Context: an optimization exercise on an open-source flow, tuned for small area and a short achievable clock period. The choices shown serve that exercise and are no tape-out recipe.
Function was checked by simulation only, so behaviour that the tests miss may differ from the original.
Not every run is shown, and edits may drop behaviour that the tests do not exercise.

==> design.v <==
module mulMatrix(
	input wire [149:0] A,
	input wire [89:0] B,
	output wire [224:0] C,
	input clk);
	reg [14:0] D1[0:4][0:2];
	reg [14:0] D2[0:4][0:2];
	reg [14:0] A1[0:4][0:1];
	reg [14:0] B1[0:1][0:2];
    reg [14:0] P1[0:4];
    reg [14:0] P2[0:2];
    integer i , j;
    assign C = {D2[0][0],D2[0][1],D2[0][2],D2[1][0],D2[1][1],D2[1][2],D2[2][0],D2[2][1],D2[2][2],D2[3][0],D2[3][1],D2[3][2],D2[4][0],D2[4][1],D2[4][2]};
	always@(posedge clk) begin
		{A1[0][0],A1[0][1],A1[1][0],A1[1][1],A1[2][0],A1[2][1],A1[3][0],A1[3][1],A1[4][0],A1[4][1]} = A;
        {B1[0][0],B1[0][1],B1[0][2],B1[1][0],B1[1][1],B1[1][2]} = B;
        for(i = 0 ; i < 5 ; i= i+1) begin
            P1[i] <= A1[i][1];
        end
        for(i = 0; i < 3; i= i+1) begin
            P2[i] <= B1[1][i];
        end
        for(i = 0 ; i < 5 ; i= i+1) begin
            for( j = 0 ; j < 3 ; j= j+1) begin
                D1[i][j] <= A1[i][0] * B1[0][j];
            end
        end
        for( i = 0 ; i < 5 ; i= i+1) begin
            for(j = 0 ; j < 3 ; j= j+1) begin
                D2[i][j] <= D1[i][j] + P1[i] * P2[j];
            end
        end
	end
endmodule
==> run.sh <==
#!/bin/bash
# synth_recipe.tcl (not shown) runs the flow's synth.tcl, then flattens the netlist and writes it again
# the make line also repeats each setting of config.mk as NAME=value (left out here)
make -C /OpenROAD-flow-scripts/flow DESIGN_CONFIG=/design/flow/config.mk WORK_HOME=/design/flow/orfs CLKGATE_MAP_FILE= SYNTH_SCRIPT=/design/flow/synth_recipe.tcl finish
==> config.mk <==
export PLATFORM = sky130hd
export DESIGN_NAME = mulMatrix
export DESIGN_NICKNAME = mulMatrix
export VERILOG_FILES = /design/flow/design.v
export SDC_FILE = /design/flow/constraint.sdc
export NUM_CORES = 4
export LEC_CHECK = 0
export CAP_MARGIN = 20
export CORE_MARGIN = 2
export CORE_UTILIZATION = 40
export SLEW_MARGIN = 20
==> constraint.sdc <==
create_clock -name core_clock -period 6.0 [get_ports {clk}]
set_input_delay 1.2000 -clock core_clock [delete_from_list [all_inputs] [get_ports {clk}]]
set_output_delay 1.2000 -clock core_clock [all_outputs]
set_load 0.01 [all_outputs]
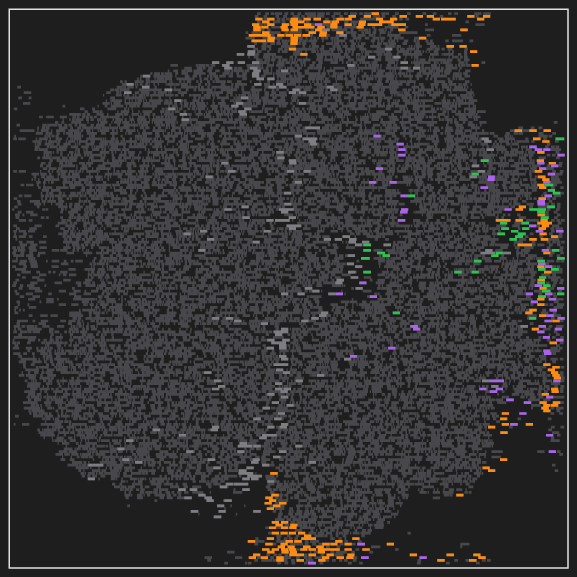
*Where the registers sit, run 1*
Drawn at 1 px/µm. Other sequential cells in the stronger gray, the rest of the logic in the fainter gray.
- purple: `P1` (sequential cells 75)
- green: `P2` (sequential cells 45)
- orange: `D2` (sequential cells 225)
- not colored: 225

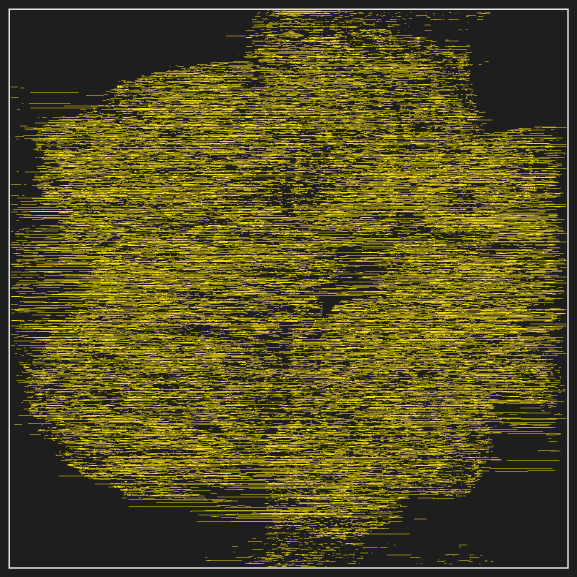
*Metal 1, run 1*
Drawn at 1 px/µm.
- main direction: horizontal
- share of all routed wire: 47%
- longest straight run: 273 µm

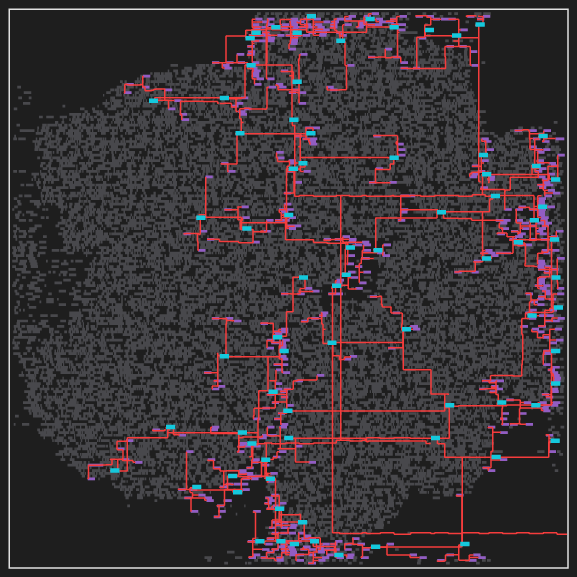
*Routed clock nets over the placement, run 1*
Drawn at 1 px/µm.
- cyan: cells driving clock nets (count 78)
- purple: flip-flops (count 570)
- red: clock wires (length 11600 µm)
- routed clock nets: 79
Skew-Pair Late Insertion Delay: 750 ps

==> run 1: registers in the layout, summed over array words and instances (netlist names) <==
| name | count |
|---|---|
| D1 | 225 |
| D2 | 225 |
| P1 | 75 |
| P2 | 45 |
==> run 1: Yosys cell counts, types with 7 or more instances <==
cell,count
o21bai_1,49
o21a_1,47
buf_2,10
a2111o_1,9
xnor2_1,897
dfxtp_1,570
and2_1,1820
o21ai_0,94
nand2_1,1845
nand4_1,18
fa_1,2220
buf_1,27
nor2b_1,36
a2111oi_0,21
or2_2,17
xor2_1,209
or3_1,13
or4_1,18
inv_1,3401
nand3b_1,7
nor4_1,7
a211oi_1,11
nor3_1,34
ha_1,1365
o22ai_1,21
a21o_1,70
nor2_1,108
a21oi_1,194
nor3b_1,7
nand2b_1,35
clkbuf_1,677
o31ai_1,11
nand3_1,29
==> run 1: how the worst max path moves through the flow <==
stage                                start                  to  slack, ps  depth (start not counted)
final                     P1[4][8]$_DFF_P_  D2[12][11]$_DFF_P_         60                         17
after global placement               A[55]  D1[11][11]$_DFF_P_       -600                         20
after floorplan                      B[60]  D1[13][13]$_DFF_P_        -70                         20
after CTS                            A[55]  D1[11][11]$_DFF_P_        110                         20
after detailed placement             A[55]  D1[11][11]$_DFF_P_       -670                         20
after global routing      P1[4][5]$_DFF_P_  D2[12][11]$_DFF_P_        -50                         19
==> run 1: final cells by class <==
type / instances / area (µm²) / share of cell area (%)
Timing Repair Buffer: 1596 / 15200 / 10.6
Clock inverter: 49 / 663 / 0.464
Sequential cell: 570 / 11500 / 8.01
Multi-Input combinational cell: 9313 / 95600 / 66.9
Antenna cell: 22 / 55.1 / 0.0385
Inverter: 3401 / 12800 / 8.93
Clock buffer: 97 / 2170 / 1.51
Tap cell: 4100 / 5130 / 3.59
==> run 1: routing by layer <==
| layer | routed length (µm) | GRT usage (%) | vias up |
|---|---|---|---|
| li1 | - | - | 42400 |
| met1 | 182000 | 38.0 | 46000 |
| met2 | 160000 | 37.3 | 3459 |
| met3 | 37100 | 5.90 | 480 |
| met4 | 10400 | 6.28 | 20 |
| met5 | 139 | 0 | - |
==> run 1: repair_timing <==
action	4_1_cts	5_1_grt
setup buffers	0	1
setup endpoints to repair	1	18
gates resized for setup	1	22
pin swaps	0	2
gates cloned	0	1
==> run 1: cell usage in the layout, fill, tap and decap left out, types with 81 or more instances in the layout <==
cell | Yosys | routed
clkbuf_16 | 0 | 81
nand2_1 | 1845 | 1845
and2_1 | 1820 | 1820
ha_1 | 1365 | 1362
inv_1 | 3401 | 3401
buf_4 | 0 | 964
dfxtp_1 | 570 | 539
fa_1 | 2220 | 2220
xnor2_1 | 897 | 896
a21oi_1 | 194 | 193
nor2_1 | 108 | 107
xor2_1 | 209 | 207
clkdlybuf4s50_1 | 0 | 434
buf_12 | 0 | 170
o21ai_0 | 94 | 83
==> run 1: cell families after synthesis <==
| group | count (synthesis) | share of synthesized area [%] |
|---|---|---|
| compound gates | 604 | 3.32 |
| xor+xnor | 1106 | 7.91 |
| fa+ha+maj | 3585 | 50.3 |
| buf+inv | 4115 | 12.6 |
| flops | 570 | 9.32 |
| mux | 3 | 0.0245 |
| simple gates | 4015 | 16.5 |
==> run 1: critical path, delay by kind of cell, from the launching register on <==
| kind | cells | cell delay [ps] |
|---|---|---|
| XOR/XNOR | 1 | 940 |
| adder cells (fa/ha/maj) | 7 | 3440 |
| flip-flops | 1 | 560 |
| AO/OA/AOI/OAI | 1 | 110 |
| buffers and inverters | 5 | 280 |
| AND/OR/NAND/NOR | 3 | 390 |
==> run 1: stage by stage <==
stage	utilization, %	instances	hold WS, ps
floorplan	-	14000	432
global placement	45.9	19000	448
detailed placement	45.9	19000	453
CTS	46.8	19100	464
global route	46.9	19100	483
finish	46.9	19100	460
==> flow_summary_export.csv, run 1 <==
group,metric,value,unit
synth,synth.cell_area,122000,µm²
setup_path,critPathMaxFanout,7,
die,pin_count,466,
detailed_routing,ant_nets,0,
cts,cts_buffer_depth,3,
outcome,status,"finished clean",
setup_path,reg2reg_from,"P1[4][8]$_DFF_P_",
sta,tightest_slew,1190,ps
synth,yosysTopAreaCell,"fa_1",
setup_path,cp_cell_sequence,"nand2_1 > fa_1 > fa_1 > inv_1 > fa_1 > inv_1 > fa_1 > inv_1 > fa_1 > inv_1 > fa_1 > inv_1 > ha_1 > and2_1 > nor2_1 > o21ai_0 > xor2_1",
placed_design,placed_cell_area,140000,µm²
detailed_routing,vias,92400,
final_layout,final_cell_area,143000,µm²
hold_path,min_from,"D1[9][0]$_DFF_P_",
synth,synthTopCellsByArea,"fa_1 36%, ha_1 14%, inv_1 10%",
detailed_routing,drc,0,
synth,syn_area_per_cell,8.74,µm²
synth,synth_edf_count,0,
setup_path,cpMostUsedCell,"fa_1",
setup_path,cp-start-kind,"flop",
final_layout,fillers,29500,
grt,grt.total_usage,25.6,%
synth,ys_warn_count,7,
setup_path,r2r_setup_slack,60,ps
setup_path,crit_path_end_kind,"flop",
cts,clk_pin_slew,70,ps
grt,grt.overflow.total,0,
die,dieArea,310000,µm²
sta,layout_worst_path_cycle_share,99.0,%
grt,grt_pass1_vias,96800,
placed_design,post-place-ws,-666,ps
setup_path,r2r-end,"D2[12][11]$_DFF_P_",
die,core-area,305000,µm²
setup_path,worst-setup-path-type,"flop to flop",
cts,cts-root-buf,"clkbuf_16",
sta,slew_headroom,20.3,%
cts,cts_tree,"built",
synth,synthArstFlopShare,0,%
synth,synth-seq-area-share,9.32,%
cts,cts_hold_buf,0,
die,die_h,557,µm
grt,antenna_found_initial,30,
--- run 2: outline of the changes from run 1 ---
design.v: 34 -> 6777 lines; modules unchanged: 0
  mulMatrix: edited, 34 -> 6749 lines
  mm_fa: new, 4 lines
  mm_aoi21: new, 3 lines
  mm_inv: new, 3 lines
  mm_nand: new, 3 lines
  mm_nor: new, 3 lines
  mm_oai21: new, 3 lines
  mm_or: new, 3 lines
  mm_xnor: new, 3 lines
  mm_xor: new, 3 lines
==> module mm_oai21 as of run 2 <==
module mm_oai21(input a, input b, input c, output y);
  assign y = ~(a & (b | c));
endmodule
==> module mm_aoi21 as of run 2 <==
module mm_aoi21(input a, input b, input c, output y);
  assign y = ~(a | (b & c));
endmodule
==> module mm_inv as of run 2 <==
module mm_inv(input a, output y);
  assign y = ~a;
endmodule
==> module mm_or as of run 2 <==
module mm_or(input a, input b, output y);
  assign y = a | b;
endmodule
==> module mm_xor as of run 2 <==
module mm_xor(input a, input b, output y);
  assign y = a ^ b;
endmodule
==> module mm_nand as of run 2 <==
module mm_nand(input a, input b, output y);
  assign y = ~(a & b);
endmodule
==> module mm_nor as of run 2 <==
module mm_nor(input a, input b, output y);
  assign y = ~(a | b);
endmodule
==> module mm_fa as of run 2 <==
module mm_fa(input a, input b, input c, output s, output co);
  assign s = a ^ b ^ c;
  assign co = (a & b) | (a & c) | (b & c);
endmodule
==> module mm_xnor as of run 2 <==
module mm_xnor(input a, input b, output y);
  assign y = ~(a ^ b);
endmodule
--- a/config.mk
+++ b/config.mk
@@ -7,5 +7,10 @@
 export LEC_CHECK = 0
 export CAP_MARGIN = 20
+export CELL_PAD_IN_SITES_DETAIL_PLACEMENT = 1
+export CELL_PAD_IN_SITES_GLOBAL_PLACEMENT = 2
 export CORE_MARGIN = 2
 export CORE_UTILIZATION = 40
+export PLACE_DENSITY = 0.5
+export SETUP_SLACK_MARGIN = 2.0
 export SLEW_MARGIN = 20
+export SYNTH_HIERARCHICAL = 1
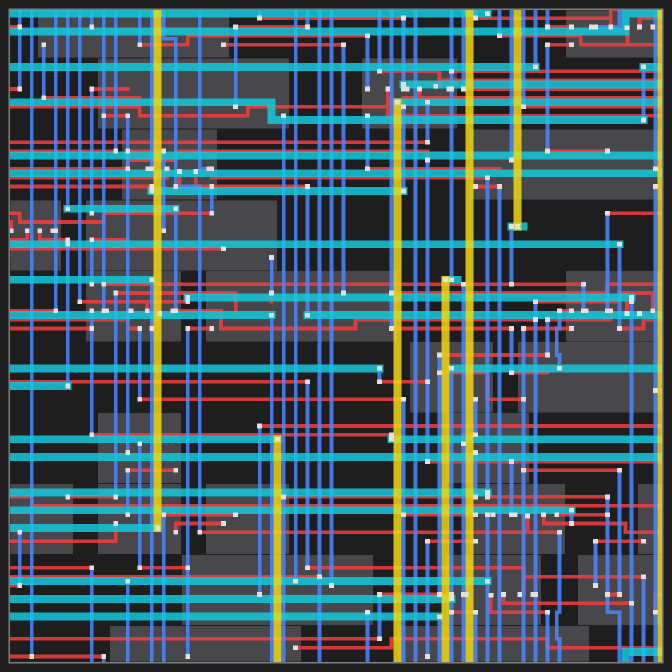
*Layout detail, run 2*
Window x 211 to 236, y 121 to 146 µm. Cells in gray, sequential cells in the stronger gray; small squares are vias.
- cyan: met3
- red: met1
- blue: met2
- yellow: met4
- most frequent: fa_1 (9), a222oi_1 (8), xnor2_1 (6)
- sequential cells in the window: 0
- cells with their middle in the window: 23

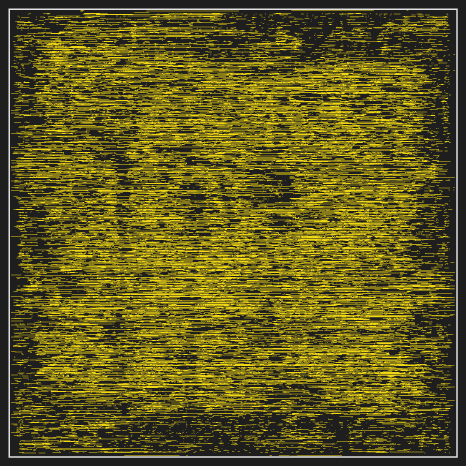
*Metal 1, run 2*
Drawn at 1 px/µm.
- wire length on this layer: 148 mm
- share of all routed wire: 34%
- nets with wire on the layer: 8160
- main direction: horizontal
- longest straight run: 126 µm

==> run 2 against run 1 <==
- register-to-register slack improved by 1900 ps
- fmax rose by 48%
- global-route usage rose by 15 points
- first-iteration DRC count rose to 3.2 times the previous value
- synthesized area fell by 36%
- via count fell by 19%
- largest cell class unchanged
- synthesized cell count fell by 47%
- die area fell by 36%
- final cell count fell by 48%
- critical path depth fell by 9
- utilization fell by 0.19 points
==> flow_summary_export.csv, run 2 <==
group,metric,value,unit
outcome,status,"finished clean",
setup_path,worst-setup-path-type,"flop to flop",
synth,ys_warn_count,7,
synth,synthTopCellsByArea,"fa_1 30%, a222oi_1 22%, dfxtp_1 20%",
final_layout,most-common-layout-cells,"1680 x a222oi_1, 1166 x fa_1, 591 x xnor2_1",
sta,slew_headroom,21.0,%
synth,synth.cell_area,78200,µm²
final_layout,final_cell_area,90900,µm²
detailed_routing,vias,74600,
setup_path,crit_path_end_kind,"flop",
die,pin_count,466,
synth,synth_common_cells,"1680 x a222oi_1, 1176 x fa_1, 1052 x clkbuf_1",
sta,layout_worst_path_cycle_share,67.0,%
grt,grt.overflow.total,0,
cts,clock_latency,810,ps
synth,synthArstFlopShare,0,%
detailed_routing,drc,0,
cts,cts_buffer_depth,3,
die,core-area,195000,µm²
synth,muxShareOfSynthArea,0,%
placed_design,post-place-ws,1600,ps
setup_path,critPathMaxFanout,10,
synth,synth-simple-area-share,3.82,%
die,die_h,446,µm
synth,yosysMostFrequentCell,"a222oi_1",
grt,antenna_found_initial,29,
die,dieArea,199000,µm²
==> run 2: per-layer routing <==
metal / up-vias / part of all wire, %
li1: 27800 / -
met2: 7208 / 42
met3: 1855 / 15
met5: - / 0.049
met4: 22 / 8.3
met1: 37700 / 34
==> run 2: cell families after synthesis <==
logic type / count (synthesis)
AOI/OAI and AO/OA: 2241
xor gates and xnor gates: 731
adders and majority gates: 1344
buffers and inverters: 1742
DFF: 769
other: 1
and+or+nand+nor: 554
==> run 2: critical path, delay by kind of cell (launching register included) <==
family                     cells  cell delay [ps]
adders and majority gates      5             2410
AOI/OAI and AO/OA              1              540
DFF                            1              480
buffers and inverters          1              240
and+or+nand+nor                1              240
==> run 2: final timing paths <==
kind,from,end,slack [ps]
setup reg to reg,x01[9]$_DFF_P_,h21[1]$_DFF_P_,1980
setup / recovery,x01[9]$_DFF_P_,h21[1]$_DFF_P_,1980
hold / removal,A[44],d31_7$_DFF_P_,860
hold reg to reg,d01_1[0]$_DFF_P_,l02[2]$_DFF_P_,970
==> run 2: Yosys stat by module, one instance, submodules excluded, a selection <==
module	area, µm²	flip-flops and latches	cells inside
mm_aoi21	8.76	0	1
mm_xor	8.76	0	1
mm_fa	20.0	0	1
mm_xnor	8.76	0	1
mm_oai21	5.00	0	1
mm_nand	3.75	0	1
mulMatrix	46300	769	5087
mm_or	6.26	0	1
mm_inv	3.75	0	1
==> run 2: area by class of cell <==
| class | count | area [µm²] |
|---|---|---|
| Tap cell | 2542 | 3180 |
| Clock inverter | 55 | 751 |
| Antenna cell | 16 | 40.0 |
| Multi-Input combinational cell | 4885 | 55900 |
| Fill cell | 20400 | 104000 |
| Timing Repair Buffer | 1092 | 10800 |
| Sequential cell | 769 | 16000 |
| Clock buffer | 121 | 2710 |
| Inverter | 387 | 1450 |
==> run 2: through the flow <==
stage	instances	hold slack, ps	utilization [%]
5_1_grt	9854	842	46.7
6_report	9867	858	46.7
2_1_floorplan	7396	1010	-
3_5_place_dp	9527	964	43.3
4_1_cts	9727	815	45.6
3_3_place_gp	9527	964	43.3
==> run 2: what timing repair did <==
item | CTS | global route
setup buffers | 24 | 122
gates cloned | 0 | 2
hold buffers | 0 | 0
gates resized for setup | 200 | 169
pin swaps | 40 | 156
setup endpoints to repair | 177 | 106

## re-timing with driven ports
No port has a modelled driver above. Below, the same layouts with a new extraction and two added sets of constraints.
Step 1: set_driving_cell puts a clkbuf_16 on clk and a buf_2 on each other input, an assumption about the parent block.
Step 2 times the ports against the registers' clock, not the clock port: input delays grow and output delays shrink by t, the midpoint of the rising clock arrivals with the driver on.
a / b / c = ideal / step 1 / step 2; a / b = the first two.
run	t (ns)	setup slack, ns	hold slack, ns	worst register clock-pin slew, ns
run 1	0.819	0.060 / 0.060 / -0.607	0.460 / 0.460 / 0.460	0.07 / 0.07
run 2	0.881	1.981 / 1.900 / 1.929	0.858 / 0.786 / 0.969	0.07 / 0.07
Met with ideal ports but missed after step 2: setup timing in run 1. For run 1, which loses most, drivers alone change the setup slack by 0.000 ns; drivers and shift together by -0.667 ns.
